What follows belongs to an exercise in optimizing a design on an open flow for small area; a production flow would make more cautious choices. In this exercise RTL edits were held to simulation tests only and were not proved equivalent to the original. Not every run is shown, and edits may drop behaviour that the tests do not exercise.

### Wiring heat map, run 1

(4 px per um) 20 x 20 tiles, from black (low) to pale yellow (high), scaled to the fullest tile. Values are wire area over tile area, all layers added.
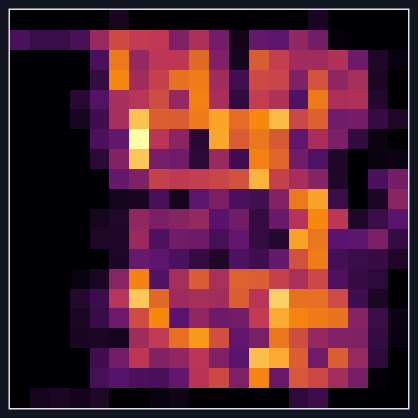
### Cell placement, run 1

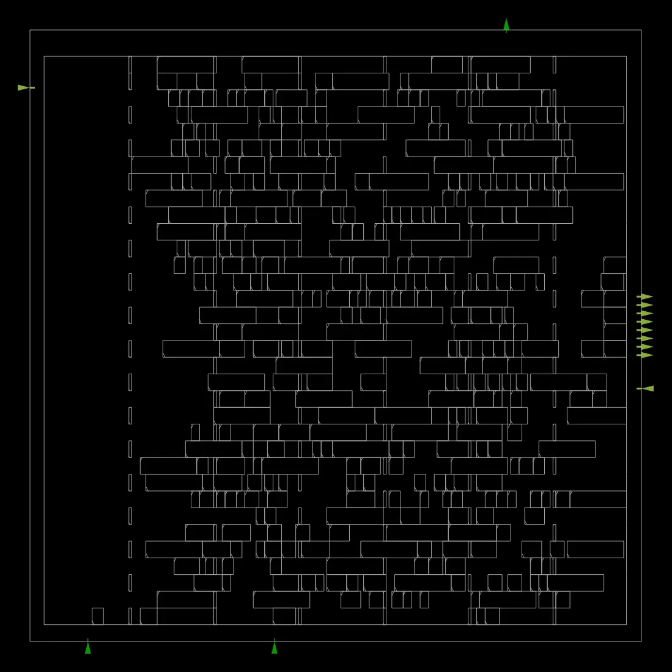
### Wires at chosen ports, followed through buffers, run 1

(6 px per um)
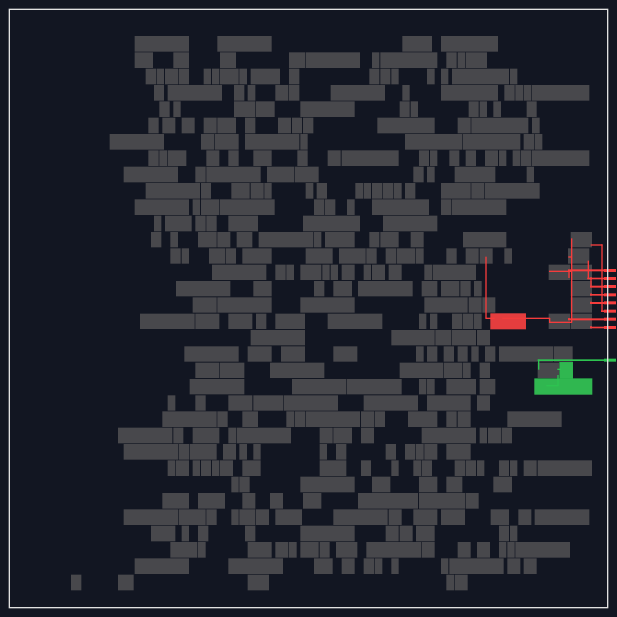
$ cat flow/run.sh
#!/bin/bash
# synth_recipe.tcl (not shown) runs the flow's synth.tcl, then flattens the netlist and writes it again
# the make line also repeats each setting of config.mk as NAME=value (left out here)
make -C /OpenROAD-flow-scripts/flow DESIGN_CONFIG=/design/flow/config.mk WORK_HOME=/design/flow/orfs CLKGATE_MAP_FILE= SYNTH_SCRIPT=/design/flow/synth_recipe.tcl finish
$ cat flow/config.mk
export PLATFORM = sky130hd
export DESIGN_NAME = transceiver
export DESIGN_NICKNAME = transceiver
export VERILOG_FILES = /design/flow/design.v
export SDC_FILE = /design/flow/constraint.sdc
export NUM_CORES = 4
export LEC_CHECK = 0
export CAP_MARGIN = 20
export CORE_MARGIN = 2
export CORE_UTILIZATION = 40
export SLEW_MARGIN = 20
$ cat flow/constraint.sdc
create_clock -name core_clock -period 20.0 [get_ports {clk}]
set_input_delay 4.0000 -clock core_clock [delete_from_list [all_inputs] [get_ports {clk}]]
set_output_delay 4.0000 -clock core_clock [all_outputs]
set_load 0.01 [all_outputs]
$ cat flow/design.v
module uart_rx #(
  parameter CLOCKS_PER_PULSE = 5208,  
            BITS_PER_WORD    = 8
)(
  input  logic clk,
  input  logic rstn,
  input  logic rx,
  output logic m_valid,
  output logic [BITS_PER_WORD-1:0] m_data
);
  localparam PACKET_SIZE = BITS_PER_WORD + 2;   
  typedef enum logic [1:0] {IDLE, START, DATA, STOP} state_t;
  state_t state;
  logic [$clog2(CLOCKS_PER_PULSE)-1:0] c_clocks;
  logic [$clog2(BITS_PER_WORD)-1:0]    c_bits;
  logic [BITS_PER_WORD-1:0]            shift_reg;
  always_ff @(posedge clk or negedge rstn) begin
    if (!rstn) begin
      state      <= IDLE;
      c_clocks   <= 0;
      c_bits     <= 0;
      shift_reg  <= 0;
      m_data     <= 0;
      m_valid    <= 0;
    end else begin
      m_valid <= 0;   
      case (state)
        IDLE: if (rx == 0) begin
          state    <= START;
          c_clocks <= 0;
        end
        START: if (c_clocks == CLOCKS_PER_PULSE / 2 - 1) begin
          c_clocks <= 0;
          c_bits   <= 0;
          state    <= DATA;
        end else begin
          c_clocks <= c_clocks + 1;
        end
        DATA: if (c_clocks == CLOCKS_PER_PULSE - 1) begin
          c_clocks <= 0;
          shift_reg <= {rx, shift_reg[BITS_PER_WORD-1:1]};   
          if (c_bits == BITS_PER_WORD - 1) begin
            state <= STOP;
          end else begin
            c_bits <= c_bits + 1;
          end
        end else begin
          c_clocks <= c_clocks + 1;
        end
        STOP: if (c_clocks == CLOCKS_PER_PULSE - 1) begin
          c_clocks <= 0;
          m_data   <= shift_reg;
          m_valid  <= 1;
          state    <= IDLE;
        end else begin
          c_clocks <= c_clocks + 1;
        end
      endcase
    end
  end
endmodule
module uart_tx #(
  parameter CLOCKS_PER_PULSE = 5208,                 
            BITS_PER_WORD    = 8,
            PACKET_SIZE      = BITS_PER_WORD + 5      
)(
  input  logic clk,
  input  logic rstn,
  input  logic s_valid,
  input  logic [BITS_PER_WORD-1:0] s_data,
  output logic tx,
  output logic s_ready
);
  localparam END_BITS = PACKET_SIZE - BITS_PER_WORD - 1;  
  typedef enum logic {IDLE, SEND} state_t;
  state_t state;
  logic [PACKET_SIZE-1:0] s_packet;
  logic [PACKET_SIZE-1:0] s_packet_reg;
  logic [$clog2(PACKET_SIZE)-1:0] c_bits;
  logic [$clog2(CLOCKS_PER_PULSE)-1:0] c_clocks;
  always_comb begin
    s_packet = { {END_BITS{1'b1}}, s_data, 1'b0 };  
  end
  assign tx = s_packet_reg[0];
  always_ff @(posedge clk or negedge rstn) begin
    if (!rstn) begin
      state         <= IDLE;
      s_packet_reg  <= '1;  
      c_bits        <= 0;
      c_clocks      <= 0;
    end else begin
      case (state)
        IDLE: begin
          if (s_valid) begin
            s_packet_reg <= s_packet;
            c_bits       <= 0;
            c_clocks     <= 0;
            state        <= SEND;
          end
        end
        SEND: begin
          if (c_clocks == CLOCKS_PER_PULSE - 1) begin
            c_clocks <= 0;
            if (c_bits == PACKET_SIZE - 1) begin
              state        <= IDLE;
              s_packet_reg <= '1;  
            end else begin
              c_bits       <= c_bits + 1;
              s_packet_reg <= s_packet_reg >> 1;  
            end
          end else begin
            c_clocks <= c_clocks + 1;
          end
        end
        default: state <= IDLE;
      endcase
    end
  end
  assign s_ready = (state == IDLE);
endmodule
module uart #(
  parameter CLOCKS_PER_PULSE = 5208,   
            BITS_PER_WORD    = 8
)(
  input  logic clk,
  input  logic rstn,
  input  logic s_valid,      						 
  input  logic [BITS_PER_WORD-1:0] s_data,	 
  output logic s_ready,								 
  output logic tx,
  input  logic rx,
  output logic m_valid,								 
  output logic [BITS_PER_WORD-1:0] m_data		 
);
  uart_tx #(
    .CLOCKS_PER_PULSE(CLOCKS_PER_PULSE),
    .BITS_PER_WORD(BITS_PER_WORD)
  ) tx_inst (
    .clk(clk),
    .rstn(rstn),
    .s_valid(s_valid),
    .s_data(s_data),
    .tx(tx),
    .s_ready(s_ready)
  );
  uart_rx #(
    .CLOCKS_PER_PULSE(CLOCKS_PER_PULSE),
    .BITS_PER_WORD(BITS_PER_WORD)
  ) rx_inst (
    .clk(clk),
    .rstn(rstn),
    .rx(rx),
    .m_valid(m_valid),
    .m_data(m_data)
  );
endmodule 
`timescale 1ns / 1ps
module sequence_detector_0110(
    input logic clk,
    input logic reset,
    input  logic en,            
    input logic data_in,
    output logic detected
);
    typedef enum logic [2:0] {
        IDLE  = 3'b000,    
        S0    = 3'b001,    
        S01   = 3'b010,    
        S011  = 3'b011,    
        S0110 = 3'b100     
    } state_t;
    state_t current_state, next_state;
    always_ff @(posedge clk) begin
        if (reset) begin
            current_state <= IDLE;
        end else if (en) begin
            current_state <= next_state;
        end
    end
    always_comb begin
        next_state = current_state;
        case (current_state)
            IDLE: begin
                if (data_in == 1'b0) begin
                    next_state = S0;
                end else begin
                    next_state = IDLE;
                end
            end
            S0: begin
                if (data_in == 1'b1) begin
                    next_state = S01;
                end else begin
                    next_state = S0;   
                end
            end
            S01: begin
                if (data_in == 1'b1) begin
                    next_state = S011;
                end else begin
                    next_state = S0;   
                end
            end
            S011: begin
                if (data_in == 1'b0) begin
                    next_state = S0110;   
                end else begin
                    next_state = IDLE;   
                end
            end
            S0110: begin
                if (data_in == 1'b0) begin
                    next_state = S0;
                end else begin
                    next_state = IDLE;
                end
            end
            default: begin
                next_state = IDLE;
            end
        endcase
    end
    always_comb begin
        detected = (current_state == S0110);
    end
endmodule
`timescale 1ns / 1ps
module overlapping_sequence_detector_0110(
    input logic clk,
    input logic reset,
	 input logic en,
    input logic data_in,
    output logic detected
);
    typedef enum logic [2:0] {
        IDLE  = 3'b000,    
        S0    = 3'b001,    
        S01   = 3'b010,    
        S011  = 3'b011,    
        S0110 = 3'b100     
    } state_t;
    state_t current_state, next_state;
    always_ff @(posedge clk) begin
        if (reset) begin
            current_state <= IDLE;
        end else if (en) begin
            current_state <= next_state;
        end
    end
    always_comb begin
        next_state = current_state;  
        case (current_state)
            IDLE: begin
                if (data_in == 1'b0) begin
                    next_state = S0;
                end else begin
                    next_state = IDLE;
                end
            end
            S0: begin
                if (data_in == 1'b1) begin
                    next_state = S01;
                end else begin
                    next_state = S0;   
                end
            end
            S01: begin
                if (data_in == 1'b1) begin
                    next_state = S011;
                end else begin
                    next_state = S0;   
                end
            end
            S011: begin
                if (data_in == 1'b0) begin
                    next_state = S0110;   
                end else begin
                    next_state = IDLE;   
                end
            end
            S0110: begin
                if (data_in == 1'b0) begin
                    next_state = S0;
                end else begin
                    next_state = S01;
                end
            end
            default: begin
                next_state = IDLE;
            end
        endcase
    end
    always_comb begin
        detected = (current_state == S0110);
    end
endmodule
module transceiver #(
    parameter CLOCKS_PER_PULSE = 5208,
    BITS_PER_WORD    = 8
) (
    input logic clk,
    input logic rstn,
    input logic mode_in,
    input  logic rx,
    output logic tx,
    output logic [7:0] led_detected
);
  logic m_valid;
  logic [7:0] m_data;
  logic s_valid, s_ready;
  logic [7:0] s_data;
  logic o_seq_detected, no_seq_detected, out;
  logic mode, mode_in_q;
  uart #(
      .CLOCKS_PER_PULSE(CLOCKS_PER_PULSE),
      .BITS_PER_WORD(BITS_PER_WORD)
  ) uart_inst (
      .clk(clk),
      .rstn(rstn),
      .s_valid(s_valid),
      .s_data(s_data),
      .s_ready(s_ready),
      .tx(tx),
      .rx(rx),
      .m_valid(m_valid),
      .m_data(m_data)
  );
  logic sym_bit, sym_en;
  always_ff @(posedge clk or negedge rstn) begin
    if (!rstn) begin
      sym_bit <= 1'b0;
      sym_en  <= 1'b0;
    end else begin
      sym_en <= m_valid;   
      if (m_valid) sym_bit <= m_data[0];
      else sym_bit <= sym_bit;   
    end
  end
  sequence_detector_0110 u_no_overlap (
      .clk     (clk),
      .reset   (!rstn),
      .en      (sym_en),           
      .data_in (sym_bit),
      .detected(no_seq_detected)
  );
  overlapping_sequence_detector_0110 u_overlap (
      .clk     (clk),
      .reset   (!rstn),
      .en      (sym_en),          
      .data_in (sym_bit),
      .detected(o_seq_detected)
  );
  always_comb begin
    case (mode)
      1'b0: out = no_seq_detected;
      1'b1: out = o_seq_detected;
    endcase
  end
  assign led_detected = {8{out}};   
  always_ff @(posedge clk or negedge rstn) begin
    if (!rstn) begin
      s_valid <= 0;
      s_data  <= 0;
    end else begin
      if (out && s_ready) begin
        s_data  <= 8'h44;   
        s_valid <= 1;
      end else begin
        s_valid <= 0;
      end
    end
  end
  always_ff @(posedge clk or negedge rstn) begin
    if (!rstn) begin
      mode      <= 1'b0;
      mode_in_q <= 1'b1;   
    end else begin
      if (!mode_in && mode_in_q) begin   
        mode <= ~mode;                   
      end
		mode_in_q <= mode_in;               
    end
  end
endmodule
==> impl_metrics.json, run 1 <==
{
  "clock_area_frac": 0.0418,
  "nNonClkBuffers": 14,
  "rsz0062_at_grt": "false",
  "synthDominantAreaCellType": "sky130_fd_sc_hd__dfrtp_1",
  "die_height_um": 99.5,
  "final_critical_path_setup_slack_ns": 13.92,
  "hpwlAfterDp_mm": 4.31,
  "synth-edff-count": 0,
  "synth_top_family_by_area": "simple AND/OR/NAND/NOR gates",
  "asyncSetResetFlopFracSynth": 0.915,
  "synthFlopType": "sky130_fd_sc_hd__dfrtp_1",
  "critPathMaxStageDelay_ns": 0.68,
  "placed_area_mm2": 0.00378,
  "grt_antenna_before_repair": 0,
  "synth-xor-area-share": 0.0216,
  "synth_mux_area_frac": 0.0456,
  "post-place-cells": 471,
  "setup-tns-final_ns": 0,
  "clk-insertion-delay-late_ns": 0.34,
  "setup_skew_ns": 0.0143,
  "cap_viol_max_count": 0,
  "critPathCapture": "led_detected[2]",
  "cp_num_buf_inv": 2,
  "synth-seq-cells": 71,
  "timing.fmax_mhz": 165,
  "met2_usage": 0.213,
  "clockRootBuffer": "sky130_fd_sc_hd__clkbuf_8",
  "fin_nets": 388,
  "worst_slew_margin_rel": 0.378,
  "io_pins": 13,
  "multi_input_gate_area_in_the_final_layout_mm2": 0.00171,
  "dp_slack_ns": 13.84,
  "synthToLayoutAreaGrowth_pct": 8.27,
  "netlist_area_mm2": 0.00365,
  "antenna_cells": 0,
  "cp-end-kind": "output port",
  "tritoncts.num_buffers": 9,
  "holdWs_ns": 0.383,
  "yosysWarnings": 5,
  "whs_path_depth": 0,
  "clock-sinks": 71,
  "timing.reg2reg.setup_slack_ns": 17.29,
  "grt_first_pass_wirelength_mm": 11.7,
  "crit_fanout": 9,
  "cp_cell_sequence": "inv_1 > o41ai_2 > clkdlybuf4s50_1",
  "min_period_over_period": 0.304,
  "required_ns": 16.00,
  "n_multi_input_combinational_cell": 266,
  "dr.max_layer_used": "met4",
  "route.detailed.vias_per_inst": 5.41,
  "synth_top_area_frac": 0.350,
  "crit-reg2reg-capture": "uart_inst.rx_inst.c_clocks[6]",
  "layout.area.top_class": "flip-flops and latches",
  "seq_area_frac_synth": 0.484,
  "maximum_number_of_pins_on_one_net_before_global_route_repair": 68,
  "post-cts-setup-buffer-count": 0,
  "yosys.area_share.simple": 0.200,
  "worstHoldStart": "uart_inst.rx_inst.m_valid",
  "synth_compound_area_frac": 0.163,
  "timing.critical_path.slowest_stage_cell": "sky130_fd_sc_hd__o41ai_2",
  "cts-resized-gates": 0,
  "synth_cell_type_count": 52,
  "h-tree-depth": 3,
  "dr_total_vias": 2637,
  "run_status": "finished clean",
  "gp_congestion": 0.783,
  "worst_setup_hold_path_clk_slew_ns": 0.07,
  "numSequentialCells": 71,
  "clock_buffer_count": 10,
  "max-clock-path-buffers": 2,
  "start_util": 0.416,
  "worst_slew_pin_slew_ns": 0.930,
  "syn-mean-instance-area_um2": 9.78,
  "via_count_of_the_first_global_routing_pass": 2479,
  "yosys-top-cells-count": "51 x sky130_fd_sc_hd__dfrtp_1, 46 x sky130_fd_sc_hd__nand2_1, 37 x sky130_fd_sc_hd__o21ai_0, 22 x sky130_fd_sc_hd__nor2_1, 16 x sky130_fd_sc_hd__nand3_1",
  "timing.final.hold_violations": 0,
  "cp.arrival_ns": 2.08,
  "inverters_excl_clock": 12,
  "synthTopCellsByArea": "sky130_fd_sc_hd__dfrtp_1 35%, sky130_fd_sc_hd__dfstp_2 10%, sky130_fd_sc_hd__o21ai_0 5.1%, sky130_fd_sc_hd__nand2_1 4.7%, sky130_fd_sc_hd__mux2_2 4.0%",
  "critical_path.startpoint_type": "flip-flop",
  "met2_wirelength_mm": 2.85,
  "multi_input_area_share": 0.433,
  "cp_num_cells": 3,
  "route.final.wire_length_mm": 6.55,
  "hp-class": "reg2reg",
  "cts_hold_repair.buffers": 0,
  "initialDrtViolationCount": 79,
  "detailroute.wirelength.met3_um": 191,
  "layout_cells_sized_above_1": 0.156,
  "final_cell_mix": "51 x sky130_fd_sc_hd__dfrtp_1, 46 x sky130_fd_sc_hd__nand2_1, 37 x sky130_fd_sc_hd__o21ai_0",
  "fp.dieArea_mm2": 0.00990,
  "num_tap_cells": 108,
  "timing.final.crit_period_ns": 6.08,
  "rows": 34
}
Back to the opening pictures, 'Wiring heat map':
nearly empty tiles: 28%
emptiest ninth of the die: middle left
mean over tiles: 0.10
fullest tile: 0.38
tiles over half the peak: 21%

Back to the opening pictures, 'Cell placement':
post-layout util: 0.451
Seq area share: 0.447
Non-Filler Instances: 487
Layout fillers: 830
Placeable Area: 0.00876 mm^2

Back to the opening pictures, 'Wires at chosen ports, followed through buffers':
legend:
  led_detected:
    colour: red
    direction: output
    edge: right
    end_cells: 1
    buffers: 8
    wire: 83.6 um
  mode_in:
    colour: green
    direction: input
    edge: right
    end_cells: 2
    buffers: 1
    wire: 16.3 um

### The metal 3 layer, run 1

(4 px per um) Cells faint in the background.
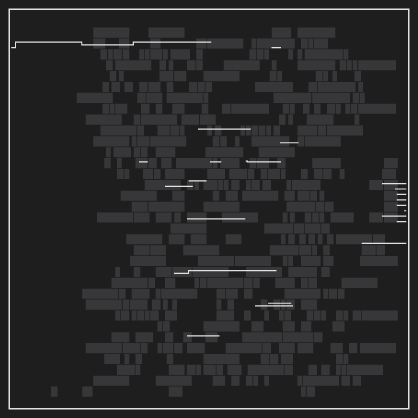

==> inputs of run 2 (changes only) <==
==> flow/design.v (replaced) <==
module transceiver (
    input  logic       clk,
    input  logic       rstn,
    input  logic       mode_in,
    input  logic       rx,
    output logic       tx,
    output logic [7:0] led_detected
);
  localparam logic [15:0] RX_START  = 16'h0280;   
  localparam logic [15:0] RX_SAMPLE = 16'ha40e;   
  logic [15:0] rq;
  logic        r_idle, r_fb, r_go;
  logic        bit0, step;
  assign r_idle = ~|rq[14:0];   
  assign r_go   = r_idle & ~rx;
  assign r_fb   = (rq[15] ^ rq[13] ^ rq[9] ^ rq[4]) & ~r_idle;
  always_ff @(posedge clk or negedge rstn) begin
    if (!rstn) rq <= '0;
    else       rq <= {rq[14:0], r_fb} | (r_go ? RX_START : 16'h0);
  end
  always_ff @(posedge clk) begin
    step <= r_idle & rq[15];              
    if (rq == RX_SAMPLE) bit0 <= rx;      
  end
  localparam logic [2:0] A = 3'd0,   
                         B = 3'd1,   
                         C = 3'd2,   
                         D = 3'd3,   
                         E = 3'd4,   
                         F = 3'd5,   
                         G = 3'd6,   
                         H = 3'd7;   
  logic [2:0] ds, ds_n;
  always_comb begin
    case (ds)
      A: ds_n = bit0 ? A : B;
      B: ds_n = bit0 ? C : B;
      C: ds_n = bit0 ? D : B;
      D: ds_n = bit0 ? A : E;
      E: ds_n = bit0 ? F : B;
      F: ds_n = bit0 ? G : B;
      G: ds_n = bit0 ? A : H;
      default: ds_n = bit0 ? C : B;   
    endcase
  end
  always_ff @(posedge clk or negedge rstn) begin
    if (!rstn)     ds <= A;
    else if (step) ds <= ds_n;
  end
  logic mode, mode_q, out;
  always_ff @(posedge clk or negedge rstn) begin
    if (!rstn) begin
      mode   <= 1'b0;
      mode_q <= 1'b1;
    end else begin
      if (!mode_in && mode_q) mode <= ~mode;
      mode_q <= mode_in;
    end
  end
  assign out = (ds == E) | (mode & (ds == H));
  assign led_detected = {8{out}};
  localparam logic [12:0] TX_START = 13'h0027;   
  localparam logic [3:0] T_IDLE0 = 4'd0, T_IDLE1 = 4'd1,
                         T_B0 = 4'd2;   
  logic [12:0] cq;
  logic        c_end, c_fb, c_load;
  logic [3:0]  ts, ts_n;
  assign c_end  = ~|cq[11:0] & ~cq[12];
  assign c_fb   = (cq[12] ^ cq[3]) & ~(~|cq[11:0]);
  assign c_load = (ts == T_IDLE1) | (c_end & (ts != T_IDLE0) & (ts != 4'd14));
  always_ff @(posedge clk or negedge rstn) begin
    if (!rstn) cq <= '0;
    else       cq <= {cq[11:0], c_fb} | (c_load ? TX_START : 13'h0);
  end
  always_comb begin
    ts_n = ts;
    if (ts == T_IDLE0) begin
      if (out) ts_n = T_IDLE1;
    end else if (ts == T_IDLE1) begin
      ts_n = T_B0;
    end else if (c_end) begin
      ts_n = (ts == 4'd14) ? T_IDLE0 : ts + 4'd1;
    end
  end
  always_ff @(posedge clk or negedge rstn) begin
    if (!rstn) ts <= T_IDLE0;
    else       ts <= ts_n;
  end
  always_comb begin
    case (ts)
      4'd2, 4'd3, 4'd4, 4'd6, 4'd7, 4'd8, 4'd10: tx = 1'b0;
      default: tx = 1'b1;
    endcase
  end
endmodule
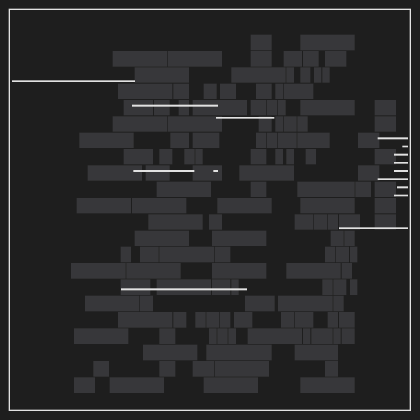
*The metal 3 layer, run 2*
(6 px per um) Cells faint in the background.
nets with wire on the layer: 11
share of all routed wire: 4.3%
wire length on this layer: 106 um
longest straight run: 20.7 um
main direction: horizontal
vias after detailed routing: 939
routed wire length: 2.44 mm
routing usage on met3: 0.0574

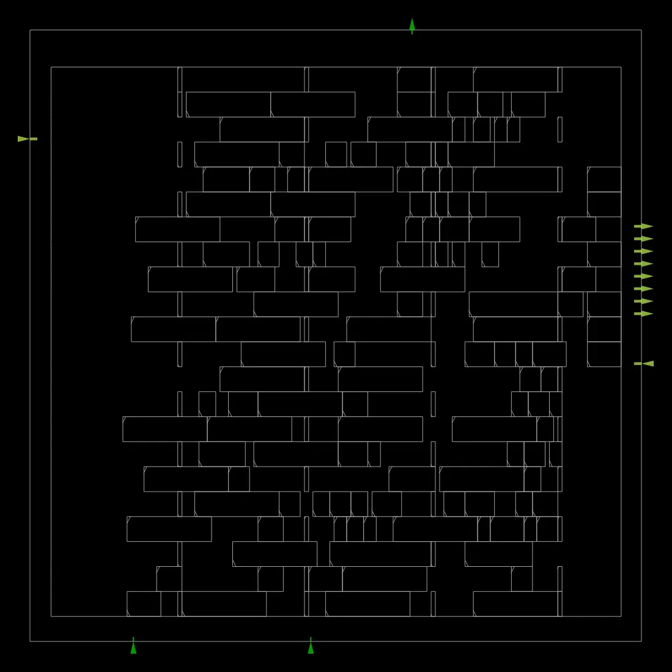
*Cell placement, run 2*
Non-Filler Instances: 184
cell row count: 22
post-layout util: 0.473
tap cells: 48
Seq cells: 40

==> run 2 against run 1 <==
Compared with the run above:
- cell count decreased by 62%
- largest cell class unchanged
- synthesized cell count decreased by 66%
- wire length decreased by 63%
- via count decreased by 64%
- still clean on timing, DRC and antenna
==> impl_metrics.json, run 2 <==
{
  "run_status": "finished clean",
  "synthDominantAreaCellType": "sky130_fd_sc_hd__dfrtp_1",
  "setup_violations": 0,
  "start_util": 0.422,
  "h-tree-depth": 2,
  "synth-edff-count": 1,
  "max-clock-path-buffers": 2,
  "dr.max_layer_used": "met4",
  "cp_cell_sequence": "and3_1 > o21a_1 > clkdlybuf4s50_1",
  "synth-seq-cells": 40,
  "critical_path.startpoint_type": "flip-flop",
  "post-cts-setup-buffer-count": 0,
  "worstReg2RegStart": "cq[6]",
  "critical_path.startpoint": "ds[1]",
  "syn-mean-instance-area_um2": 12.4,
  "critPathMaxStageDelay_ns": 0.58,
  "layout_cells_sized_above_1": 0.0956,
  "synthTopCellsByArea": "sky130_fd_sc_hd__dfrtp_1 59%, sky130_fd_sc_hd__buf_4 4.3%, sky130_fd_sc_hd__o21bai_1 2.9%, sky130_fd_sc_hd__xnor2_1 2.2%, sky130_fd_sc_hd__o21ai_0 1.9%",
  "cp.arrival_ns": 1.79,
  "nNonClkBuffers": 13,
  "via_count_of_the_first_global_routing_pass": 933,
  "critPathCapture": "led_detected[6]",
  "clk-insertion-delay-late_ns": 0.29,
  "met2_usage": 0.206,
  "route.detailed.vias_per_inst": 5.10,
  "worst_setup_hold_path_clk_slew_ns": 0.07,
  "synth_mux_area_frac": 0.00638,
  "crit-reg2reg-capture": "cq[0]",
  "cts_hold_repair.buffers": 0,
  "cts_tree": "yes",
  "hpwlAfterDp_mm": 1.70,
  "synth_top_area_frac": 0.591,
  "routed_length_on_met1_mm": 1.15,
  "antenna_cells": 0,
  "cp_num_buf_inv": 1,
  "yosys.area_share.simple": 0.128,
  "crit_fanout": 9,
  "synthFlopType": "sky130_fd_sc_hd__dfrtp_1",
  "detailedRoute.firstPassIterationCount": 5,
  "worst_slew_pin_slew_ns": 0.465,
  "grt_use_met1": 0.172,
  "maximum_number_of_pins_on_one_net_before_global_route_repair": 39,
  "rsz0062_at_grt": "false",
  "inverters_excl_clock": 3,
  "clockRootBuffer": "sky130_fd_sc_hd__clkbuf_8",
  "setup-tns-final_ns": 0,
  "seq_area_frac": 0.570,
  "gp_congestion": 0.805,
  "clock_buffer_count": 6,
  "synth_compound_area_frac": 0.128,
  "largest_register": "rq",
  "grt_antenna_before_repair": 0,
  "final-max-slew-violation-count": 0,
  "fin_nets": 139,
  "drc_errors": 0,
  "timing.critical_path.slowest_stage_cell": "sky130_fd_sc_hd__clkdlybuf4s50_1",
  "timing.final.hold_violations": 0,
  "flip_flop_count_of_the_largest_register_after_layout": 16,
  "met2_wirelength_mm": 1.14,
  "tritoncts.num_buffers": 5,
  "placed_area_mm2": 0.00167,
  "synth_cell_type_count": 36,
  "detailroute.wirelength.met3_um": 105,
  "seq_area_frac_synth": 0.639,
  "cp_num_cells": 3,
  "routed_wire_length_per_instance_um": 13.3,
  "n_multi_input_combinational_cell": 72,
  "holdWs_ns": 0.378,
  "grt_first_pass_wirelength_mm": 4.40,
  "cts-resized-gates": 0,
  "synthAdderAreaFrac": 0,
  "coreArea_mm2": 0.00372,
  "yosysWarnings": 1,
  "netlist_area_mm2": 0.00157,
  "worst_slew_margin_rel": 0.687,
  "cp-end-kind": "output port",
  "timing.fmax_mhz": 173,
  "multi_input_gate_area_in_the_final_layout_um2": 464,
  "synth_top_family_by_area": "simple AND/OR/NAND/NOR gates",
  "required_ns": 16.00,
  "setup_skew_ns": 0.00680,
  "initialDrtViolationCount": 44,
  "post-place-cells": 176,
  "timing.reg2reg.setup_slack_ns": 18.07,
  "yosys-top-cells-count": "37 x sky130_fd_sc_hd__dfrtp_1, 9 x sky130_fd_sc_hd__buf_4, 8 x sky130_fd_sc_hd__nand2_1, 6 x sky130_fd_sc_hd__o21ai_0, 6 x sky130_fd_sc_hd__o21bai_1",
  "layout.area.top_class": "flip-flops and latches",
  "clock-sinks": 40,
  "die_height_um": 66.6,
  "worstHoldStart": "cq[2]",
  "filler_cell_count": 343,
  "hp-class": "reg2reg",
  "dp_slack_ns": 14.51,
  "cap_viol_max_count": 0,
  "whs_path_depth": 0,
  "min_period_over_period": 0.290,
  "final_cell_mix": "37 x sky130_fd_sc_hd__dfrtp_1, 12 x sky130_fd_sc_hd__clkdlybuf4s50_1, 8 x sky130_fd_sc_hd__nand2_1",
  "final_critical_path_setup_slack_ns": 14.21,
  "multi_input_area_share": 0.264,
  "most_used_standard_cell_by_instance_count_after_synthesis": "sky130_fd_sc_hd__dfrtp_1",
  "timing.final.crit_period_ns": 5.79,
  "crit_type": "reg2out",
  "asyncSetResetFlopFracSynth": 0.950,
  "fp.dieArea_mm2": 0.00444,
  "clock_area_frac": 0.0527,
  "timing.critical_path.max_delay_family": "buffers and inverters",
  "synthToLayoutAreaGrowth_pct": 12.1,
  "synth-xor-area-share": 0.0335,
  "r2r.worst_path.cells": 4,
  "antenna_left": 0,
  "buf_share": 0.0726
}
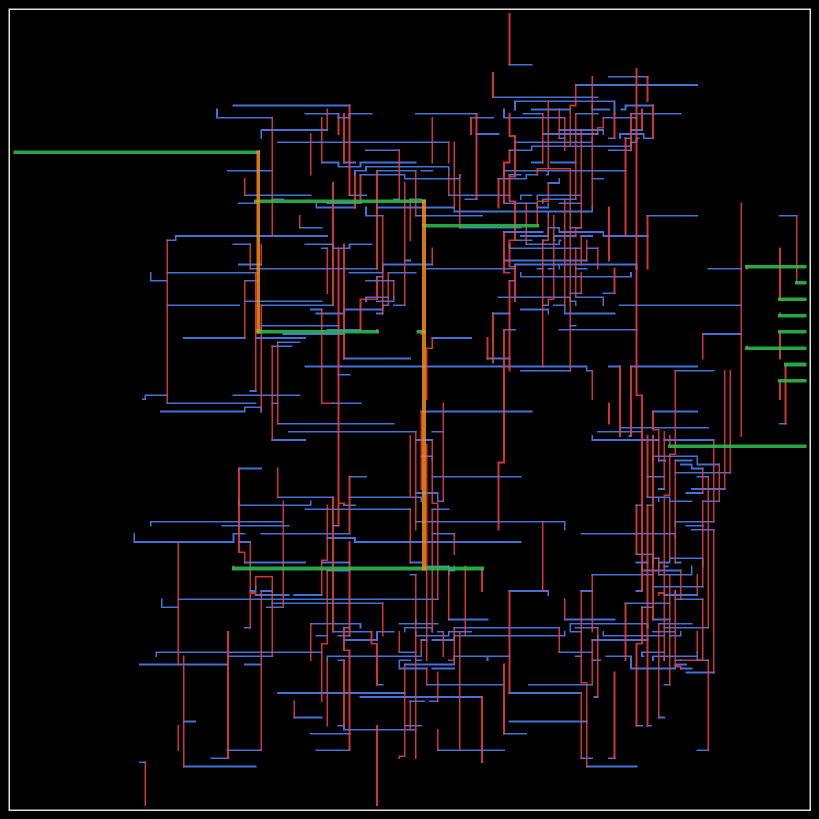
*Signal wires by layer, run 2*
(12 px per um)
legend:
  met3:
    colour: green
    wire_length: 106 um
  met4:
    colour: orange
    wire_length: 45.6 um
  met2:
    colour: red
    wire_length: 1140 um
  met1:
    colour: blue
    wire_length: 1150 um

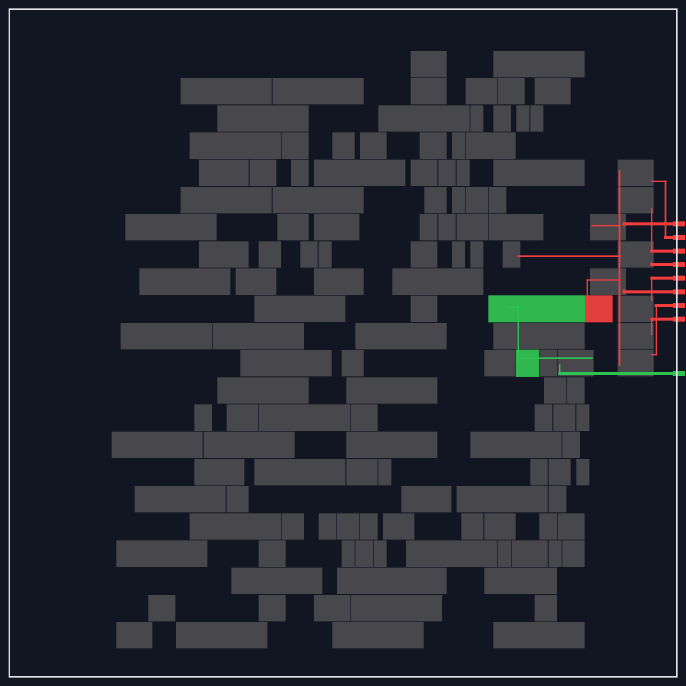
*Wires at chosen ports, followed through buffers, run 2*
(10 px per um)
legend:
  led_detected:
    colour: red
    direction: output
    edge: right
    end_cells: 1
    buffers: 8
    wire: 78.4 um
  mode_in:
    colour: green
    direction: input
    edge: right
    end_cells: 2
    buffers: 1
    wire: 26.1 um
count of boundary I/O pins: 13
number of I/O port buffers: 12

### Wiring heat map, run 2

(6 px per um) 13 x 13 tiles, from black (low) to pale yellow (high), scaled to the fullest tile. Values are wire area over tile area, all layers added.
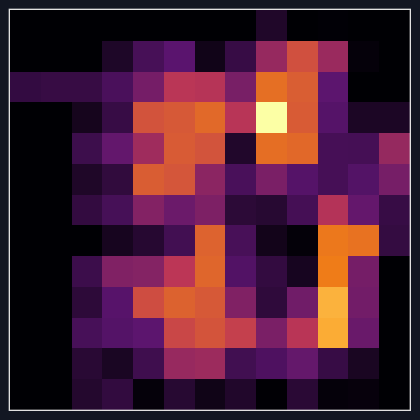

--- run 3 (changed files replaced; the others as in run 2) ---
removed: flow/run.sh
==> flow/design.v <==
module transceiver (
    input  logic       clk,
    input  logic       rstn,
    input  logic       mode_in,
    input  logic       rx,
    output logic       tx,
    output logic [7:0] led_detected
);
  localparam logic [15:0] RX_START = 16'h0280;   
  localparam logic [15:0] RX_SAMPLE = 16'ha40e;   
  logic [15:0] rq, rq_n;
  logic r_idle, r_fb, r_go, bit0, step;
  assign r_idle = (~rq[0] & ~rq[1] & ~rq[2] & ~rq[3] & ~rq[4] & ~rq[5] & ~rq[6] & ~rq[7] & ~rq[8] & ~rq[9] & ~rq[10] & ~rq[11] & ~rq[12] & ~rq[13] & ~rq[14]);   
  assign r_go   = r_idle & ~rx;
  assign r_fb   = (rq[15] ^ rq[13] ^ rq[9] ^ rq[4]) & ~r_idle;
  assign rq_n   = {rq[14:0], r_fb} | (r_go ? RX_START : 16'h0);
  always_ff @(posedge clk or negedge rstn)
    if (!rstn) begin
      rq[0] <= 1'b0;
      rq[1] <= 1'b0;
      rq[2] <= 1'b0;
      rq[3] <= 1'b0;
      rq[4] <= 1'b0;
      rq[5] <= 1'b0;
      rq[6] <= 1'b0;
      rq[7] <= 1'b0;
      rq[8] <= 1'b0;
      rq[9] <= 1'b0;
      rq[10] <= 1'b0;
      rq[11] <= 1'b0;
      rq[12] <= 1'b0;
      rq[13] <= 1'b0;
      rq[14] <= 1'b0;
      rq[15] <= 1'b0;
    end else begin
      rq[0] <= rq_n[0];
      rq[1] <= rq_n[1];
      rq[2] <= rq_n[2];
      rq[3] <= rq_n[3];
      rq[4] <= rq_n[4];
      rq[5] <= rq_n[5];
      rq[6] <= rq_n[6];
      rq[7] <= rq_n[7];
      rq[8] <= rq_n[8];
      rq[9] <= rq_n[9];
      rq[10] <= rq_n[10];
      rq[11] <= rq_n[11];
      rq[12] <= rq_n[12];
      rq[13] <= rq_n[13];
      rq[14] <= rq_n[14];
      rq[15] <= rq_n[15];
    end
  always_ff @(posedge clk or negedge rstn)
    if (!rstn) step <= 1'b0;
    else       step <= r_idle & rq[15];   
  always_ff @(posedge clk)
    if ((~rq[0] & rq[1] & rq[2] & rq[3] & ~rq[4] & ~rq[5] & ~rq[6] & ~rq[7] & ~rq[8] & ~rq[9] & rq[10] & ~rq[11] & ~rq[12] & rq[13] & ~rq[14] & rq[15])) bit0 <= rx;   
  logic [2:0] ds, ds_n;
  logic o_det, n_det;
  always_comb begin
    case (ds)
      3'd0: begin ds_n = bit0 ? 3'd0 : 3'd1; end   
      3'd1: begin ds_n = bit0 ? 3'd2 : 3'd1; end   
      3'd2: begin ds_n = bit0 ? 3'd3 : 3'd1; end   
      3'd3: begin ds_n = bit0 ? 3'd0 : 3'd4; end   
      3'd4: begin ds_n = bit0 ? 3'd5 : 3'd1; end   
      3'd5: begin ds_n = bit0 ? 3'd6 : 3'd1; end   
      3'd6: begin ds_n = bit0 ? 3'd0 : 3'd7; end   
      3'd7: begin ds_n = bit0 ? 3'd2 : 3'd1; end   
      default: ds_n = 3'bx;
    endcase
  end
  assign n_det = (ds == 3'd4);
  assign o_det = (ds == 3'd4) | (ds == 3'd7);
  always_ff @(posedge clk)
    if (!rstn)     ds <= 3'd0;
    else if (step) ds <= ds_n;
  logic mode, mode_q, out;
  always_ff @(posedge clk or negedge rstn) begin
    if (!rstn) begin
      mode   <= 1'b0;
      mode_q <= 1'b1;
    end else begin
      if (!mode_in && mode_q) mode <= ~mode;
      mode_q <= mode_in;
    end
  end
  assign out = mode ? o_det : n_det;
  assign led_detected = {8{out}};
  localparam logic [12:0] TX_START = 13'h06d7;
  logic [12:0] cq;
  logic c_end, c_load, c_idle;
  logic [3:0] ts, ts_n;
  assign c_end  = (cq[0] & ~cq[1] & ~cq[2] & ~cq[3] & ~cq[6] & ~cq[7] & ~cq[10] & ~cq[11] & ~cq[12]);   
  always_ff @(posedge clk)
    cq <= c_load ? TX_START : {cq[11:0], cq[12] ^ cq[3]};
  assign c_load = (ts == 4'd2) | (ts == 4'd3) | c_end;
  always_comb begin
    ts_n = 4'bx;
    tx = 1'bx;
    case (ts)
      4'd2: begin ts_n = out ? 4'd3 : 4'd2; tx = 1'b1; end   
      4'd3: begin ts_n = 4'd4; tx = 1'b1; end   
      4'd4: begin ts_n = c_end ? 4'd5 : 4'd4; tx = 1'b0; end   
      4'd5: begin ts_n = c_end ? 4'd6 : 4'd5; tx = 1'b0; end   
      4'd6: begin ts_n = c_end ? 4'd7 : 4'd6; tx = 1'b0; end   
      4'd7: begin ts_n = c_end ? 4'd8 : 4'd7; tx = 1'b1; end   
      4'd8: begin ts_n = c_end ? 4'd9 : 4'd8; tx = 1'b0; end   
      4'd9: begin ts_n = c_end ? 4'd10 : 4'd9; tx = 1'b0; end   
      4'd10: begin ts_n = c_end ? 4'd11 : 4'd10; tx = 1'b0; end   
      4'd11: begin ts_n = c_end ? 4'd12 : 4'd11; tx = 1'b1; end   
      4'd12: begin ts_n = c_end ? 4'd13 : 4'd12; tx = 1'b0; end   
      4'd13: begin ts_n = c_end ? 4'd14 : 4'd13; tx = 1'b1; end   
      4'd14: begin ts_n = c_end ? 4'd15 : 4'd14; tx = 1'b1; end   
      4'd15: begin ts_n = c_end ? 4'd0 : 4'd15; tx = 1'b1; end   
      4'd0: begin ts_n = c_end ? 4'd2 : 4'd0; tx = 1'b1; end   
      default: ;
    endcase
  end
  always_ff @(posedge clk or negedge rstn)
    if (!rstn) ts <= 4'd2;
    else       ts <= ts_n;
endmodule
==> flow/flow/run.sh <==
#!/bin/bash
# Standard ORFS layout with two changes: the port buffers are the smallest
# buffer (buf_1) and the clock tree uses clkbuf_4 without dummy loads.
set -euo pipefail
bash standard.sh \
  "BUFFER_PORTS_ARGS=-buffer_cell sky130_fd_sc_hd__buf_1" \
  "CTS_ARGS=-sink_clustering_enable -repair_clock_nets -dont_use_dummy_load -buf_list sky130_fd_sc_hd__clkbuf_4 -root_buf sky130_fd_sc_hd__clkbuf_4" \
  finish > make_finish.log 2>&1
==> flow/standard.sh <==
#!/bin/bash
# synth_recipe.tcl (not shown) runs the flow's synth.tcl, then flattens the netlist and writes it again
# the make line also repeats each setting of config.mk as NAME=value (left out here)
make -C /OpenROAD-flow-scripts/flow DESIGN_CONFIG=/design/flow/config.mk WORK_HOME=/design/flow/orfs CLKGATE_MAP_FILE= SYNTH_SCRIPT=/design/flow/synth_recipe.tcl "${@:-finish}"
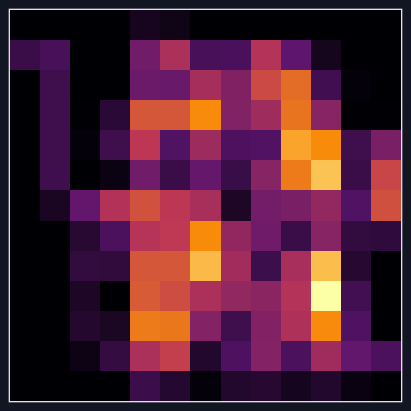
*Wiring heat map, run 3*
(6 px per um) 13 x 13 tiles, from black (low) to pale yellow (high), scaled to the fullest tile. Values are wire area over tile area, all layers added.
nearly empty tiles: 29%
tiles over half the peak: 15%
emptiest ninth of the die: lower left
fullest tile: 0.35
mean over tiles: 0.084
global-route total usage across every layer: 0.134
routed wire length: 2.24 mm
wire length per cell: 12.2 um
vias after detailed routing: 916

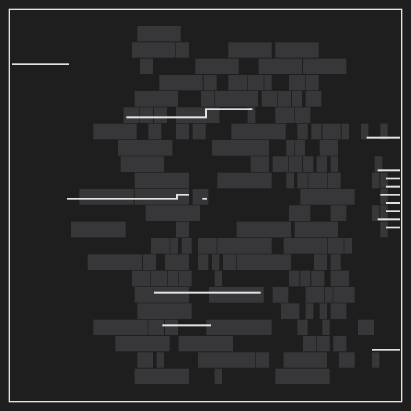
*The metal 3 layer, run 3*
(6 px per um) Cells faint in the background.
longest straight run: 18.2 um
wire length on this layer: 107 um
main direction: horizontal
routing usage on met3: 0.0531

==> run 3 against run 2 <==
Compared with the run above:
- global-route usage is 0.26 points lower
- first-iteration DRC count is 130% higher
- core utilization shrank 4.1 points
- fmax up 2.1%
- sequential cell count is the same
- largest cell class unchanged
- non-clock buffer count is the same
- sequential share of layout area rose by 2.1 points
- critical path depth increased by 1
- via count shrank 2.4%
==> impl_metrics.json, run 3 <==
{
  "finish.cell_count_without_fillers": 184,
  "post-route-util": 0.432,
  "synthFlopType": "sky130_fd_sc_hd__dfrtp_1",
  "synthDominantAreaCellType": "sky130_fd_sc_hd__dfrtp_1",
  "critPathCapture": "tx",
  "synthTopCellsByArea": "sky130_fd_sc_hd__dfrtp_1 35%, sky130_fd_sc_hd__dfxtp_1 21%, sky130_fd_sc_hd__buf_4 4.0%, sky130_fd_sc_hd__dfstp_2 3.5%, sky130_fd_sc_hd__xnor2_1 3.5%",
  "fp.dieArea_mm2": 0.00424,
  "cp-end-kind": "output port",
  "final_cell_mix": "21 x sky130_fd_sc_hd__dfrtp_1, 16 x sky130_fd_sc_hd__dfxtp_1, 12 x sky130_fd_sc_hd__buf_1",
  "routed_length_on_met1_mm": 1.03,
  "filler_cell_count": 354,
  "setup_skew_ns": 0.0162,
  "clock-sinks": 40,
  "crit_fanout": 10,
  "buf_share": 0.0335,
  "detailedRoute.firstPassIterationCount": 4,
  "critical_path.startpoint": "ts[3]",
  "synth_mux_area_frac": 0.0134,
  "maximum_number_of_pins_on_one_net_before_global_route_repair": 27,
  "crit_type": "reg2out",
  "synth-xor-area-share": 0.0351,
  "run_status": "finished clean",
  "global_route.overflow_total": 0,
  "grt_first_pass_wirelength_mm": 4.13,
  "cp.arrival_ns": 1.67,
  "seq_area_frac_synth": 0.621,
  "required_ns": 16.00,
  "clockRootBuffer": "sky130_fd_sc_hd__clkbuf_4",
  "rows": 22,
  "hpwlAfterDp_mm": 1.61,
  "synthAdderAreaFrac": 0,
  "max-clock-path-buffers": 2,
  "timing.final.crit_period_ns": 5.67,
  "clock_area_frac": 0.0239,
  "worstReg2RegStart": "rq[2]",
  "synthToLayoutAreaGrowth_pct": 5.02,
  "synth-seq-cells": 40,
  "worstHoldStart": "rq[7]",
  "cp_num_cells": 4,
  "holdWs_ns": 0.390,
  "grt_antenna_before_repair": 0,
  "multi_input_area_share": 0.306,
  "critical_path.startpoint_type": "flip-flop",
  "timing.critical_path.slowest_stage_cell": "sky130_fd_sc_hd__dfrtp_1",
  "cts_hold_repair.buffers": 0,
  "critPathMaxStageDelay_ns": 0.45,
  "met2_wirelength_mm": 1.06,
  "inverters_excl_clock": 3,
  "grt_use_met1": 0.165,
  "met2_usage": 0.200,
  "netlist_area_mm2": 0.00150,
  "cap_viol_max_count": 0,
  "route.detailed.vias_per_inst": 4.98,
  "n_multi_input_combinational_cell": 75,
  "initialDrtViolationCount": 102,
  "cp_num_buf_inv": 2,
  "fin_nets": 142,
  "timing.final.hold_violations": 0,
  "via_count_of_the_first_global_routing_pass": 888,
  "seq_area_frac": 0.591,
  "antenna_cells": 0,
  "start_util": 0.412,
  "dr.max_layer_used": "met4",
  "numSequentialCells": 40,
  "setup-tns-final_ns": 0,
  "clock_buffer_count": 5,
  "cp_cell_sequence": "nor2_1 > inv_1 > o221ai_1 > buf_1",
  "gp_congestion": 0.777,
  "synth-edff-count": 1,
  "post-place-cells": 179,
  "worst_slew_pin_slew_ns": 0.534,
  "yosysWarnings": 1,
  "final-max-slew-violation-count": 0,
  "layout_cells_sized_above_1": 0.0735,
  "r2r.worst_path.cells": 3,
  "cts_tree": "yes",
  "most_used_standard_cell_by_instance_count_after_synthesis": "sky130_fd_sc_hd__dfrtp_1",
  "die_height_um": 65.1,
  "clk-insertion-delay-late_ns": 0.33,
  "worst_setup_hold_path_clk_slew_ns": 0.11,
  "detailroute.wirelength.met3_um": 107,
  "asyncSetResetFlopFracSynth": 0.575,
  "synth_top_area_frac": 0.351,
  "num_tap_cells": 48,
  "h-tree-depth": 2,
  "worst_slew_margin_rel": 0.643,
  "timing.critical_path.max_delay_family": "flip-flops",
  "setup_violations": 0,
  "final_critical_path_setup_slack_ns": 14.33,
  "io_pins": 13,
  "synth_compound_area_frac": 0.120,
  "yosys.area_share.simple": 0.153,
  "rsz0062_at_grt": "false",
  "dp_slack_ns": 14.70,
  "syn-mean-instance-area_um2": 11.5,
  "timing.reg2reg.setup_slack_ns": 18.49,
  "flip_flop_count_of_the_largest_register_after_layout": 16,
  "multi_input_gate_area_in_the_final_layout_um2": 480,
  "layout.area.top_class": "flip-flops and latches",
  "hp-class": "reg2reg"
}
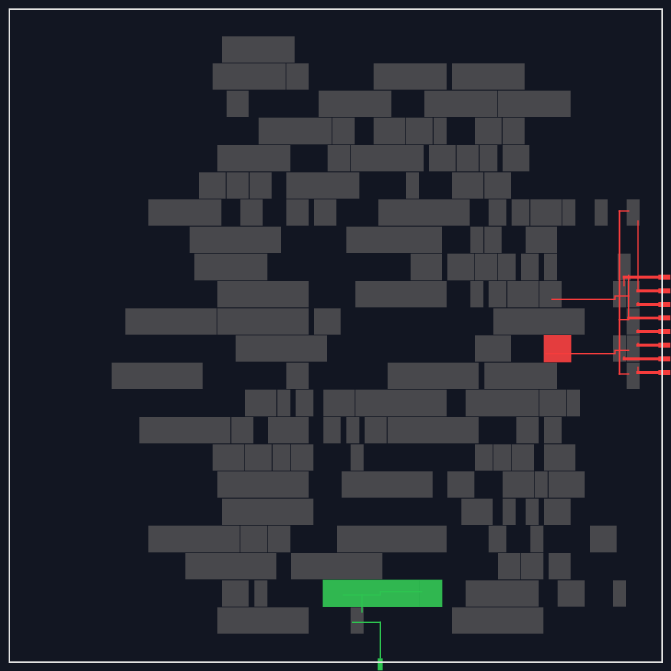
*Wires at chosen ports, followed through buffers, run 3*
(10 px per um)

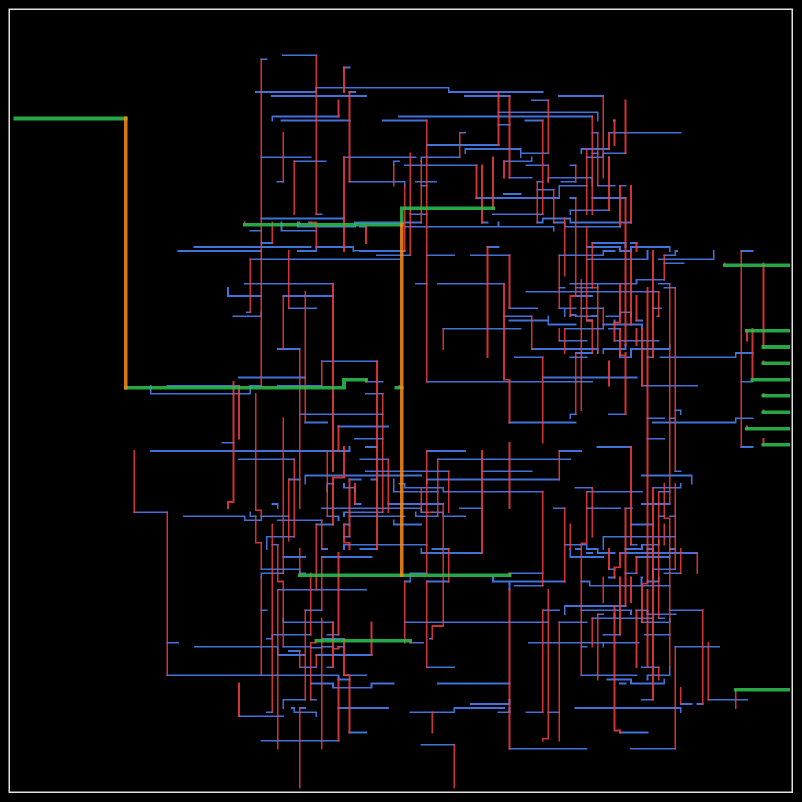
*Signal wires by layer, run 3*
(12 px per um)
legend:
  met1:
    colour: blue
    wire_length: 1030 um
  met3:
    colour: green
    wire_length: 107 um
  met4:
    colour: orange
    wire_length: 51.7 um
  met2:
    colour: red
    wire_length: 1060 um

==> inputs of run 4 (changes only) <==
--- a/flow/design.v
+++ b/flow/design.v
@@ -59,21 +59,21 @@
   logic o_det, n_det;
   always_comb begin
     case (ds)
-      3'd0: begin ds_n = bit0 ? 3'd0 : 3'd1; end   
-      3'd1: begin ds_n = bit0 ? 3'd2 : 3'd1; end   
-      3'd2: begin ds_n = bit0 ? 3'd3 : 3'd1; end   
-      3'd3: begin ds_n = bit0 ? 3'd0 : 3'd4; end   
-      3'd4: begin ds_n = bit0 ? 3'd5 : 3'd1; end   
-      3'd5: begin ds_n = bit0 ? 3'd6 : 3'd1; end   
-      3'd6: begin ds_n = bit0 ? 3'd0 : 3'd7; end   
-      3'd7: begin ds_n = bit0 ? 3'd2 : 3'd1; end   
+      3'd3: begin ds_n = bit0 ? 3'd3 : 3'd4; end   
+      3'd4: begin ds_n = bit0 ? 3'd0 : 3'd4; end   
+      3'd0: begin ds_n = bit0 ? 3'd5 : 3'd4; end   
+      3'd5: begin ds_n = bit0 ? 3'd3 : 3'd7; end   
+      3'd7: begin ds_n = bit0 ? 3'd2 : 3'd4; end   
+      3'd2: begin ds_n = bit0 ? 3'd1 : 3'd4; end   
+      3'd1: begin ds_n = bit0 ? 3'd3 : 3'd6; end   
+      3'd6: begin ds_n = bit0 ? 3'd0 : 3'd4; end   
       default: ds_n = 3'bx;
     endcase
   end
-  assign n_det = (ds == 3'd4);
-  assign o_det = (ds == 3'd4) | (ds == 3'd7);
+  assign n_det = (ds == 3'd7);
+  assign o_det = (ds == 3'd7) | (ds == 3'd6);
   always_ff @(posedge clk)
-    if (!rstn)     ds <= 3'd0;
+    if (!rstn)     ds <= 3'd3;
     else if (step) ds <= ds_n;
   logic mode, mode_q, out;
   always_ff @(posedge clk or negedge rstn) begin
@@ -94,30 +94,15 @@
   assign c_end  = (cq[0] & ~cq[1] & ~cq[2] & ~cq[3] & ~cq[6] & ~cq[7] & ~cq[10] & ~cq[11] & ~cq[12]);   
   always_ff @(posedge clk)
     cq <= c_load ? TX_START : {cq[11:0], cq[12] ^ cq[3]};
-  assign c_load = (ts == 4'd2) | (ts == 4'd3) | c_end;
-  always_comb begin
-    ts_n = 4'bx;
-    tx = 1'bx;
+  logic ts_adv;
+  assign c_load = (ts == 4'd15) | (ts == 4'd14) | c_end;
+  assign ts_adv = c_end | ((ts == 4'd15) & out) | (ts == 4'd14);
+  always_ff @(posedge clk or negedge rstn)
+    if (!rstn)       ts <= 4'd15;
+    else if (ts_adv) ts <= {ts[2:0], ts[3] ^ ts[2]};
+  always_comb
     case (ts)
-      4'd2: begin ts_n = out ? 4'd3 : 4'd2; tx = 1'b1; end   
-      4'd3: begin ts_n = 4'd4; tx = 1'b1; end   
-      4'd4: begin ts_n = c_end ? 4'd5 : 4'd4; tx = 1'b0; end   
-      4'd5: begin ts_n = c_end ? 4'd6 : 4'd5; tx = 1'b0; end   
-      4'd6: begin ts_n = c_end ? 4'd7 : 4'd6; tx = 1'b0; end   
-      4'd7: begin ts_n = c_end ? 4'd8 : 4'd7; tx = 1'b1; end   
-      4'd8: begin ts_n = c_end ? 4'd9 : 4'd8; tx = 1'b0; end   
-      4'd9: begin ts_n = c_end ? 4'd10 : 4'd9; tx = 1'b0; end   
-      4'd10: begin ts_n = c_end ? 4'd11 : 4'd10; tx = 1'b0; end   
-      4'd11: begin ts_n = c_end ? 4'd12 : 4'd11; tx = 1'b1; end   
-      4'd12: begin ts_n = c_end ? 4'd13 : 4'd12; tx = 1'b0; end   
-      4'd13: begin ts_n = c_end ? 4'd14 : 4'd13; tx = 1'b1; end   
-      4'd14: begin ts_n = c_end ? 4'd15 : 4'd14; tx = 1'b1; end   
-      4'd15: begin ts_n = c_end ? 4'd0 : 4'd15; tx = 1'b1; end   
-      4'd0: begin ts_n = c_end ? 4'd2 : 4'd0; tx = 1'b1; end   
-      default: ;
+      4'd15, 4'd14, 4'd2, 4'd6, 4'd10, 4'd5, 4'd11, 4'd7: tx = 1'b1;
+      default: tx = 1'b0;
     endcase
-  end
-  always_ff @(posedge clk or negedge rstn)
-    if (!rstn) ts <= 4'd2;
-    else       ts <= ts_n;
 endmodule
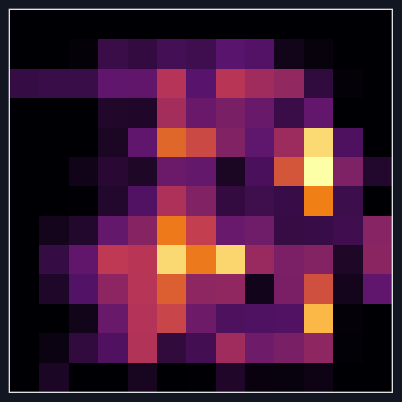
*Wiring heat map, run 4*
(6 px per um) 13 x 13 tiles, from black (low) to pale yellow (high), scaled to the fullest tile. Values are wire area over tile area, all layers added.
emptiest ninth of the die: upper left
nearly empty tiles: 31%
fullest tile: 0.39
mean over tiles: 0.079
tiles over half the peak: 9.5%

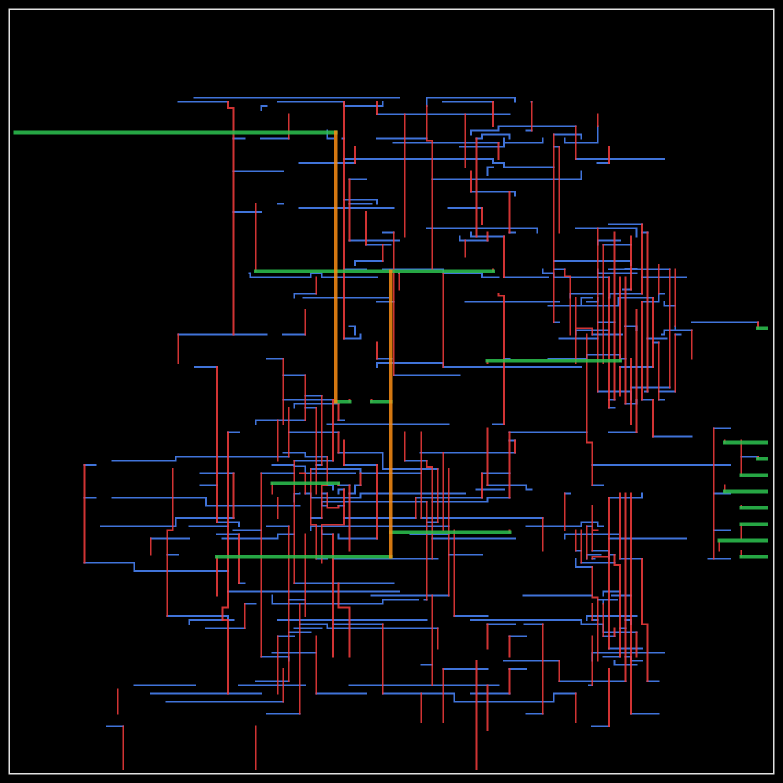
*Signal wires by layer, run 4*
(12 px per um)
legend:
  met3:
    colour: green
    wire_length: 111 um
  met4:
    colour: orange
    wire_length: 46.2 um
  met1:
    colour: blue
    wire_length: 983 um
  met2:
    colour: red
    wire_length: 860 um
wire length per cell: 11.8 um
vias after detailed routing: 804

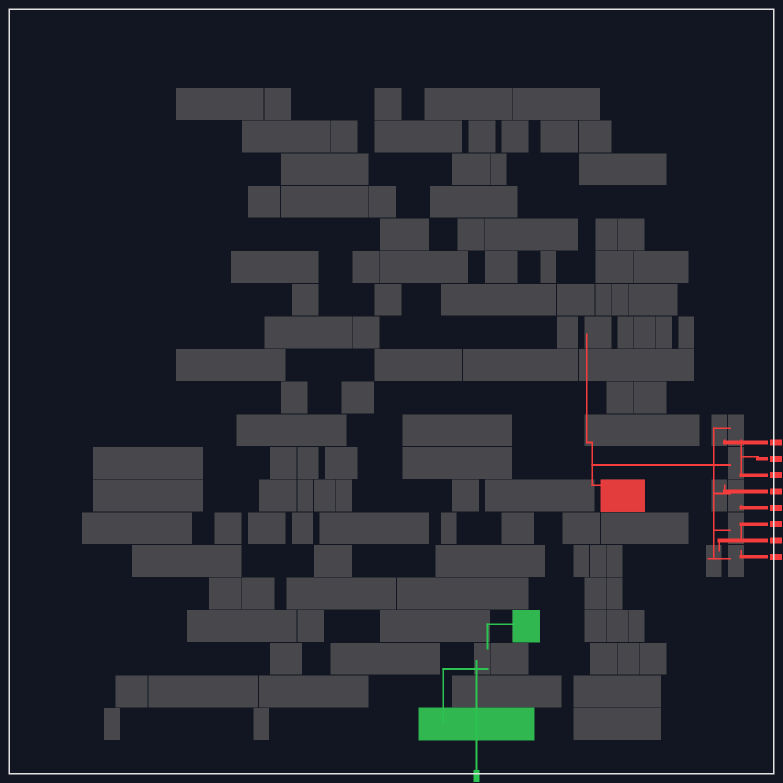
*Wires at chosen ports, followed through buffers, run 4*
(12 px per um)
legend:
  led_detected:
    colour: red
    direction: output
    edge: right
    end_cells: 1
    buffers: 8
    wire: 69.9 um
  mode_in:
    colour: green
    direction: input
    edge: bottom
    end_cells: 2
    buffers: 1
    wire: 21.4 um

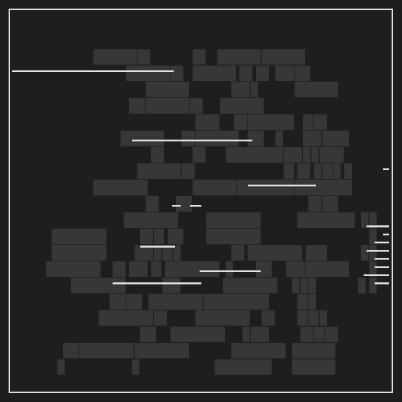
*The metal 3 layer, run 4*
(6 px per um) Cells faint in the background.
share of all routed wire: 5.5%
main direction: horizontal

==> run 4 against run 3 <==
Compared with the run above:
- critical path type unchanged
- clock skew is 0.026 ns higher
- still clean on timing, DRC and antenna
- count of clock-buffer cells in the layout stayed put
- cell count down 8.2%
- fmax rose by 6.0%
- largest cell class unchanged
==> impl_metrics.json, run 4 <==
{
  "synth_mux_area_frac": 0.00793,
  "die_height_um": 63.6,
  "flip_flop_count_of_the_largest_register_after_layout": 16,
  "crit-reg2reg-capture": "cq[8]",
  "clock_area_frac": 0.0250,
  "initialDrtViolationCount": 48,
  "max-clock-path-buffers": 2,
  "cp_num_cells": 3,
  "critical_path.startpoint_type": "flip-flop",
  "finish.cell_count_without_fillers": 169,
  "global_route.overflow_total": 0,
  "clockRootBuffer": "sky130_fd_sc_hd__clkbuf_4",
  "synthDominantAreaCellType": "sky130_fd_sc_hd__dfrtp_1",
  "critical_path.startpoint": "ts[0]",
  "finish.instance_area_mm2": 0.00150,
  "seq_area_frac": 0.620,
  "synthAdderAreaFrac": 0.00881,
  "cap_viol_max_count": 0,
  "timing.critical_path.max_delay_family": "flip-flops",
  "cts_hold_repair.buffers": 0,
  "timing.final.hold_violations": 0,
  "yosys-top-cells-count": "18 x sky130_fd_sc_hd__dfrtp_1, 16 x sky130_fd_sc_hd__dfxtp_1, 8 x sky130_fd_sc_hd__buf_4, 8 x sky130_fd_sc_hd__nand2b_1, 6 x sky130_fd_sc_hd__and2_1",
  "drc_errors": 0,
  "synth-seq-cells": 40,
  "setup-tns-final_ns": 0,
  "post-cts-setup-buffer-count": 0,
  "post-route-util": 0.447,
  "synthToLayoutAreaGrowth_pct": 5.81,
  "antenna_left": 0,
  "rsz0062_at_grt": "false",
  "via_count_of_the_first_global_routing_pass": 863,
  "synthFlopType": "sky130_fd_sc_hd__dfrtp_1",
  "final-max-slew-violation-count": 0,
  "min_period_over_period": 0.268,
  "fin_nets": 130,
  "io_pins": 13,
  "multi_input_area_share": 0.269,
  "detailroute.wirelength.met3_um": 110,
  "netlist_area_mm2": 0.00142,
  "met2_usage": 0.182,
  "dr.max_layer_used": "met4",
  "placed_area_mm2": 0.00147,
  "worst_setup_hold_path_clk_slew_ns": 0.10,
  "synth_top_family_by_area": "simple AND/OR/NAND/NOR gates",
  "timing.critical_path.slowest_stage_cell": "sky130_fd_sc_hd__dfstp_2",
  "gp_congestion": 0.774,
  "synth-xor-area-share": 0.0308,
  "nNonClkBuffers": 13,
  "h-tree-depth": 2,
  "start_util": 0.422,
  "inverters_excl_clock": 5,
  "synth_top_area_frac": 0.317,
  "cp_cell_sequence": "inv_1 > o31ai_1 > buf_1",
  "timing.reg2reg.setup_slack_ns": 18.13,
  "detailedRoute.firstPassIterationCount": 4,
  "cts_tree": "yes",
  "post_synth_inst_count": 114,
  "holdPathEnd": "cq[10]",
  "buf_share": 0.0350,
  "maximum_number_of_pins_on_one_net_before_global_route_repair": 27,
  "holdWs_ns": 0.381,
  "hpwlAfterDp_mm": 1.40,
  "fp.dieArea_mm2": 0.00404,
  "n_multi_input_combinational_cell": 60,
  "worst_slew_pin_slew_ns": 0.734,
  "largest_register": "rq",
  "final_critical_path_setup_slack_ns": 14.65,
  "final_cell_mix": "18 x sky130_fd_sc_hd__dfrtp_1, 16 x sky130_fd_sc_hd__dfxtp_1, 12 x sky130_fd_sc_hd__buf_1",
  "crit_type": "reg2out",
  "multi_input_gate_area_in_the_final_layout_um2": 404,
  "coreArea_mm2": 0.00336,
  "required_ns": 16.00,
  "critPathMaxStageDelay_ns": 0.55,
  "synth_nets": 119,
  "timing.final.crit_period_ns": 5.35,
  "most_used_standard_cell_by_instance_count_after_synthesis": "sky130_fd_sc_hd__dfrtp_1",
  "met2_wirelength_um": 859,
  "layout.area.top_class": "flip-flops and latches",
  "route.final.wire_length_mm": 2.00,
  "worstReg2RegStart": "cq[3]",
  "clock_buffer_count": 5,
  "tritoncts.num_buffers": 5,
  "r2r.worst_path.cells": 4,
  "asyncSetResetFlopFracSynth": 0.575,
  "grt.met3_usage": 0.0643,
  "final_common_cell": "sky130_fd_sc_hd__dfrtp_1",
  "cts-resized-gates": 0,
  "grt_use_met1": 0.146,
  "worstHoldStart": "cq[9]",
  "clock-sinks": 40,
  "crit_fanout": 3,
  "cp-end-kind": "output port",
  "post-place-cells": 164,
  "grt_antenna_before_repair": 0,
  "portBuffers": 12,
  "cp_num_buf_inv": 2,
  "num_tap_cells": 46,
  "run_status": "finished clean",
  "grt_first_pass_wirelength_mm": 3.77,
  "syn-mean-instance-area_um2": 12.5,
  "filler_cell_count": 332,
  "cp.arrival_ns": 1.35,
  "setup_violations": 0,
  "whs_path_depth": 1,
  "critPathCapture": "tx",
  "timing.fmax_mhz": 187,
  "synth_compound_area_frac": 0.0722,
  "routed_length_on_met1_um": 983,
  "yosysWarnings": 1,
  "numSequentialCells": 40,
  "clk-insertion-delay-late_ns": 0.35,
  "synth-edff-count": 1,
  "worst_slew_margin_rel": 0.511,
  "synth_cell_type_count": 34,
  "rows": 21,
  "yosys.area_share.simple": 0.165,
  "seq_area_frac_synth": 0.656,
  "synthTopCellsByArea": "sky130_fd_sc_hd__dfrtp_1 32%, sky130_fd_sc_hd__dfxtp_1 23%, sky130_fd_sc_hd__dfstp_2 9.3%, sky130_fd_sc_hd__buf_4 4.2%, sky130_fd_sc_hd__nand2b_1 3.5%",
  "route.detailed.vias_per_inst": 4.76,
  "setup_skew_ns": 0.0427,
  "hp-class": "reg2reg",
  "antenna_cells": 0,
  "grt_usage": 0.123,
  "layout_cells_sized_above_1": 0.122,
  "dp_slack_ns": 15.00
}

==> separate check: timing with driven ports <==
Ports are ideal in the flow. The routed layouts listed here were re-timed in OpenROAD. Step 1 assumes that a clkbuf_16 drives the clock port and a buf_2 every other input. Step 2 also shifts input and output timing later by t, the mid clock arrival at the registers, as if the neighbouring blocks saw the same clock. a / b / c = ideal ports / drivers / drivers and shift; a / b = the first two.
run	shift t [ns]	setup WS [ns]	pins driven straight from the clock port
run 1	0.364	13.921 / 13.892 / 14.256	1
run 2	0.308	14.205 / 14.181 / 14.490	1
run 3	0.349	14.326 / 14.304 / 14.653	1
run 4	0.347	14.646 / 14.624 / 14.971	1
After both steps setup and hold are still met in every run listed.
